Background: an optimization exercise with open tools, aiming at small area and few clock cycles. Do not read the settings as production practice. The RTL was checked by simulation tests, not by an equivalence proof against the original design. Power is estimated from default activity; no workload was simulated.

Fig. 1: cell classes on the final placement
Scale bar: 50 um. Fill, decap, tap and diode cells in gray.
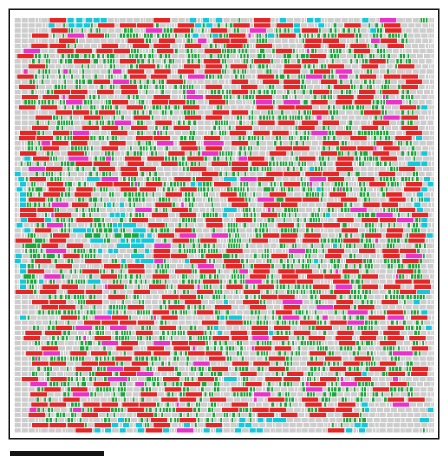
Fig. 2: zoomed window
Window x 158 to 183, y 158 to 183 um. Cells in gray, sequential cells in the stronger gray; small squares are vias.
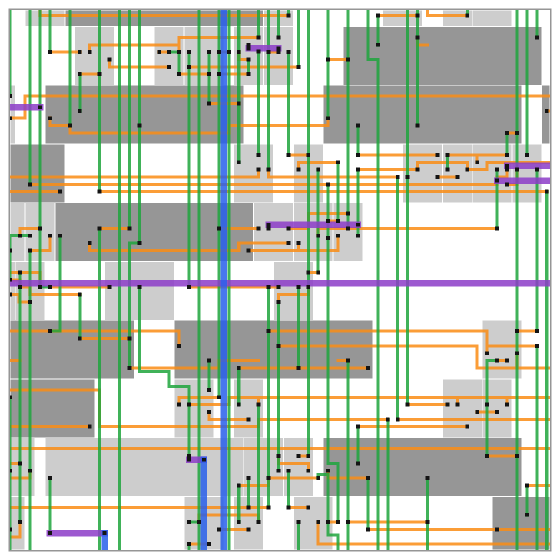
Fig. 3: port wiring
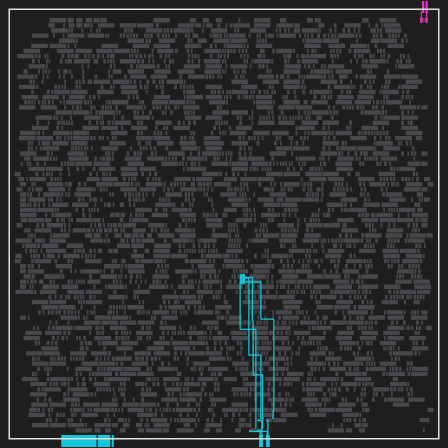
Fig. 4: path with the least slack
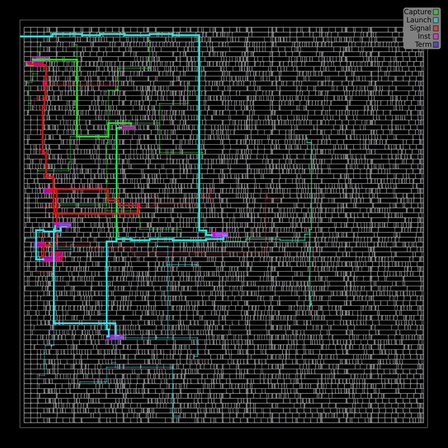
[design/flow/config.mk]
export PLATFORM = sky130hd
export DESIGN_NAME = axi_lite_slave
export DESIGN_NICKNAME = axi_lite_slave
export VERILOG_FILES = /design/flow/design.v
export SDC_FILE = /design/flow/constraint.sdc
export NUM_CORES = 4
export LEC_CHECK = 0
export ABC_AREA = 1
export CAP_MARGIN = 20
export CORE_MARGIN = 2
export CORE_UTILIZATION = 50
export HOLD_SLACK_MARGIN = 0.05
export PLACE_DENSITY = 0.6
export SLEW_MARGIN = 20
[design/flow/constraint.sdc]
create_clock -name core_clock -period 3.0 [get_ports {aclk}]
set_input_delay 0.6000 -clock core_clock [delete_from_list [all_inputs] [get_ports {aclk}]]
set_output_delay 0.6000 -clock core_clock [all_outputs]
set_load 0.01 [all_outputs]
[design/flow/design.v]
module axi_lite_slave (
    input  logic        aclk,
    input  logic        aresetn,
    input  logic        awvalid,
    output logic        awready,
    input  logic [31:0] awaddr,
    input  logic        wvalid,
    output logic        wready,
    input  logic [31:0] wdata,
    input  logic [3:0]  wstrb,
    output logic        bvalid,
    input  logic        bready,
    output logic [1:0]  bresp,
    input  logic        arvalid,
    output logic        arready,
    input  logic [31:0] araddr,
    output logic        rvalid,
    input  logic        rready,
    output logic [31:0] rdata,
    output logic [1:0]  rresp
);
logic [31:0] registers [16];
wire [31:0] debug_reg0 = registers[0];
wire [31:0] debug_reg1 = registers[1];
wire [31:0] debug_reg2 = registers[2];
wire [31:0] debug_reg3 = registers[3];
wire [31:0] debug_reg4 = registers[4];
wire [31:0] debug_reg5 = registers[5];
typedef enum logic [1:0] {
    W_IDLE, W_WAIT_DATA, W_RESP
} write_state_t;
write_state_t write_state;
logic [31:0] write_addr_reg;
logic [1:0] bresp_reg;
logic [1:0] rresp_reg;
logic [31:0] rdata_reg;
always_ff @(posedge aclk or negedge aresetn) begin
    if (!aresetn) begin
        write_state <= W_IDLE;
        awready <= 1'b1;        
        wready <= 1'b0;
        bvalid <= 1'b0;
        write_addr_reg <= 32'h0;
        bresp_reg <= 2'b00;     
        for (int i = 0; i < 16; i++) registers[i] <= 32'h0;
    end else begin
        case (write_state)
            W_IDLE: begin
                awready <= 1'b1;
                if (awvalid && awready) begin
                    write_addr_reg <= awaddr;
                    write_state <= W_WAIT_DATA;
                    awready <= 1'b0;
                    wready <= 1'b1;
                    bresp_reg <= (awaddr[5:2] < 16) ? 2'b00 : 2'b10;
                end
            end
            W_WAIT_DATA: begin
                if (wvalid && wready) begin
                    if (write_addr_reg[5:2] < 16) begin
                        for (int i = 0; i < 4; i++) begin
                            if (wstrb[i])
                                registers[write_addr_reg[5:2]][i*8 +: 8] <= wdata[i*8 +: 8];
                        end
                    end
                    write_state <= W_RESP;
                    wready <= 1'b0;
                    bvalid <= 1'b1;
                end
            end 
            W_RESP: begin
                if (bvalid && bready) begin
                    bvalid <= 1'b0;
                    write_state <= W_IDLE;
                end
            end
        endcase
    end
end
always_ff @(posedge aclk or negedge aresetn) begin
    if (!aresetn) begin
        arready <= 1'b1;
        rvalid <= 1'b0;
        rresp_reg <= 2'b00;      
        rdata_reg <= 32'h0;     
    end else begin
        if (arvalid && arready) begin
            rdata_reg <= (araddr[5:2] < 16) ? registers[araddr[5:2]] : 32'hDEADBEEF;
            rresp_reg <= (araddr[5:2] < 16) ? 2'b00 : 2'b10;
            arready <= 1'b0;
            rvalid <= 1'b1;
        end else if (rvalid && rready) begin
            rvalid <= 1'b0;
            arready <= 1'b1;
        end
    end
end
assign bresp = bresp_reg;
assign rresp = rresp_reg;
assign rdata = rdata_reg;
endmodule
[design/flow/run.sh]
#!/bin/bash
# synth_recipe.tcl (not shown) runs the flow's synth.tcl, then flattens the netlist and writes it again
# the make line also repeats each setting of config.mk as NAME=value (left out here)
make -C /OpenROAD-flow-scripts/flow DESIGN_CONFIG=/design/flow/config.mk WORK_HOME=/design/flow/orfs CLKGATE_MAP_FILE= SYNTH_SCRIPT=/design/flow/synth_recipe.tcl finish
==> flow_summary.toml <==
[die]
core_area_sq_um = 49100
initial_core_util_pct = 50.7
die_area_sq_um = 51600
die_h_um = 227
fp.dieW_um = 227

[worst_setup_path]
startpoint_type = "flip-flop"
cp-end-kind = "flip-flop"
cp_max_fo = 16
crit_arrival_ps = 2860
crit_required_ps = 3530
crit_type = "reg2reg"

[power_and_ir_drop]
p_switching_mw = 3.93
pwr-share-comb_pct = 7.1
swShare_pct = 23.9

[route]
first_iter_violations = 2231
wirelength_um = 70500
vias = 20740
postRouteAntennaNets = 0

[clock_tree]
clk_pin_slew_worst_paths_ps = 60
clock-sinks = 555

[grt]
grt_pass1_wl_um = 111000
groute.usage.overall_pct = 28.0
overflow = 0

[timing]
slew_headroom_pct = 52.1
post-route-period-util_pct = 77.6
grt_setup_unrepaired = "false"
finalSetupViolCount = 0

[status]
status = "no timing/DRC/antenna violations"

[synth]
synth_cells = 3035
synth_area_sq_um = 24900
ys_warn_count = 2
ys_seq_area_share_pct = 55.8

[cells_and_area]
finish.instance_area_sq_um = 28200

[placed_design]
dp_hpwl_um = 43500
placed_cells = 3651

[worst_hold_path]
hold_depth = 2
Testbench counts, summed over its fixed seeds: cycles 32,922.
About Fig. 1:
Cyan is other buffers and delay cells, cells 144, share of their area 5.6%. Red is flops, cells 555, share of their area 51%. Green is all other logic, cells 2,289, share of their area 36%. Magenta is clock drivers and dummy loads, cells 112, share of their area 7.5%.

About Fig. 2:
Green is met2. Purple is met3. Orange is met1. Blue is met4.
Sequential cells in the window: 7. Most frequent: nand2_1 (15), nand3_1 (8), dfrtp_1 (7). 39 logic cells have their middle in the window. Netlist names of flops here include `registers` (7).

About Fig. 3:
Magenta is `bresp`, bits 2, direction output, edge top, end cells 2, buffers 0, wire 10.3 um. Cyan is `awaddr`, bits 32, direction input, edge bottom, end cells 4, buffers 4, wire 395 um.
I/O pins: 148
Buffers on Ports: 87

About Fig. 4:
minimum clock period after layout: 2330 ps
Fin Setup TNS: 0 ps
final cell count without fillers: 3,764
PnR worst setup slack: 672 ps
Finished Core Util: 57.6%

## cell families after synthesis
logic type	count (synthesis)	synth area share, %
AO/OA/AOI/OAI	591	12.2
adder cells (fa/ha/maj)	3	0.151
buffers and inverters	251	5.47
flip-flops	555	55.8
other	1	0.0151
AND/OR/NAND/NOR	1634	26.4
## worst max-delay path, cell delays in order, from the launching register on
cell     delay (ps)
dfrtp_1         400
inv_1            90
ha_1            270
nand3_4         230
nor2_4          390
nand2_1         480
o21ai_0         350
## final timing paths
path | from | endpoint | slack, ps
worst max-delay path | write_state[1]$_DFFE_PN0P_ | registers[15][13]$_DFFE_PN0P_ | 670
worst min-delay path | rdata_reg[31]$_DFFE_PN0P_ | rdata_reg[31]$_DFFE_PN0P_ | 480
worst max register to register | write_state[1]$_DFFE_PN0P_ | registers[15][13]$_DFFE_PN0P_ | 670
worst min register to register | rdata_reg[31]$_DFFE_PN0P_ | rdata_reg[31]$_DFFE_PN0P_ | 480
max in group asynchronous | aresetn | rdata_reg[14]$_DFFE_PN0P_ | 1540
min in group asynchronous | aresetn | registers[9][31]$_DFFE_PN0P_ | 550
## layer usage
layer,vias to the layer above,part of all wire (%),global-route usage [%],wire [um]
met5,-,0,0,0
li1,9881,-,-,-
met1,10074,45,39.3,31600
met4,0,2.3,8.29,1610
met2,674,47,46.0,33100
met3,111,5.9,3.38,4170
## stage by stage
step                      total power, mW  util [%]
after floorplan                      8.23         -
after global placement               8.93      53.3
after detailed placement             8.94      53.3
after CTS                            16.6      57.6
after global routing                 17.0      57.6
final                                16.5      57.6
## cell type report
| type | instances | area (sq um) |
|---|---|---|
| clock buffer | 85 | 1730 |
| clock inverter | 27 | 337 |
| fill | 4534 | 20800 |
| inverter | 57 | 214 |
| multi-input combinational | 2232 | 9700 |
| sequential | 555 | 13900 |
| tap | 664 | 831 |
| timing repair buffer | 144 | 1530 |
## what timing repair did
item	CTS	global route
hold buffers	1	0
buffers inserted	0	0
endpoints found under the setup margin	0	0
endpoints found under the hold margin	56	0
## power groups by stage
stage	sequential (mW)	clock (mW)	combinational, mW
after detailed placement	7.77	0	1.18
after global routing	7.64	8.11	1.27
final	7.63	7.69	1.17
after floorplan	7.80	0	0.437
after CTS	7.63	7.80	1.18
after global placement	7.76	0	1.17
## cell usage after synthesis
cell and count:
dfrtp_1 553, nand3_1 296, nor2_1 154, buf_6 40, conb_1 1, nand2_1 1174
clkbuf_1 93, dfstp_2 2, inv_1 56, o21ai_0 558, o21bai_1 31, nor2_4 4
a21oi_1 1, nand3_4 1, clkinv_1 1, nor3_1 1, buf_4 17, buf_2 44
nor2_2 4, a31oi_1 1, ha_1 3

separate check: timing with driven ports:
The results above use ideal ports. As a check the final layout listed here was re-extracted and re-timed, cells and wires unchanged.
Step 1: set_driving_cell puts a clkbuf_16 on aclk and a buf_2 on each other input, an assumption about the parent block.
Step 2 times the ports against the registers' clock, not the clock port: input delays grow and output delays shrink by t, the midpoint of the rising clock arrivals with the driver on.
Slacks: ideal ports / drivers / drivers and shift; pairs: ideal ports / drivers.
t (ns): 0.689
setup WS [ns]: 0.672 / 0.630 / 0.293
worst register clock-pin slew, ns: 0.06 / 0.06
worst slew at a driven data input, ns: 0.06
pins driven straight from the clock port: 1
After both steps this run still meets setup and hold. The setup slack of this run moves by -0.042 ns with the drivers and by -0.379 ns with both steps.
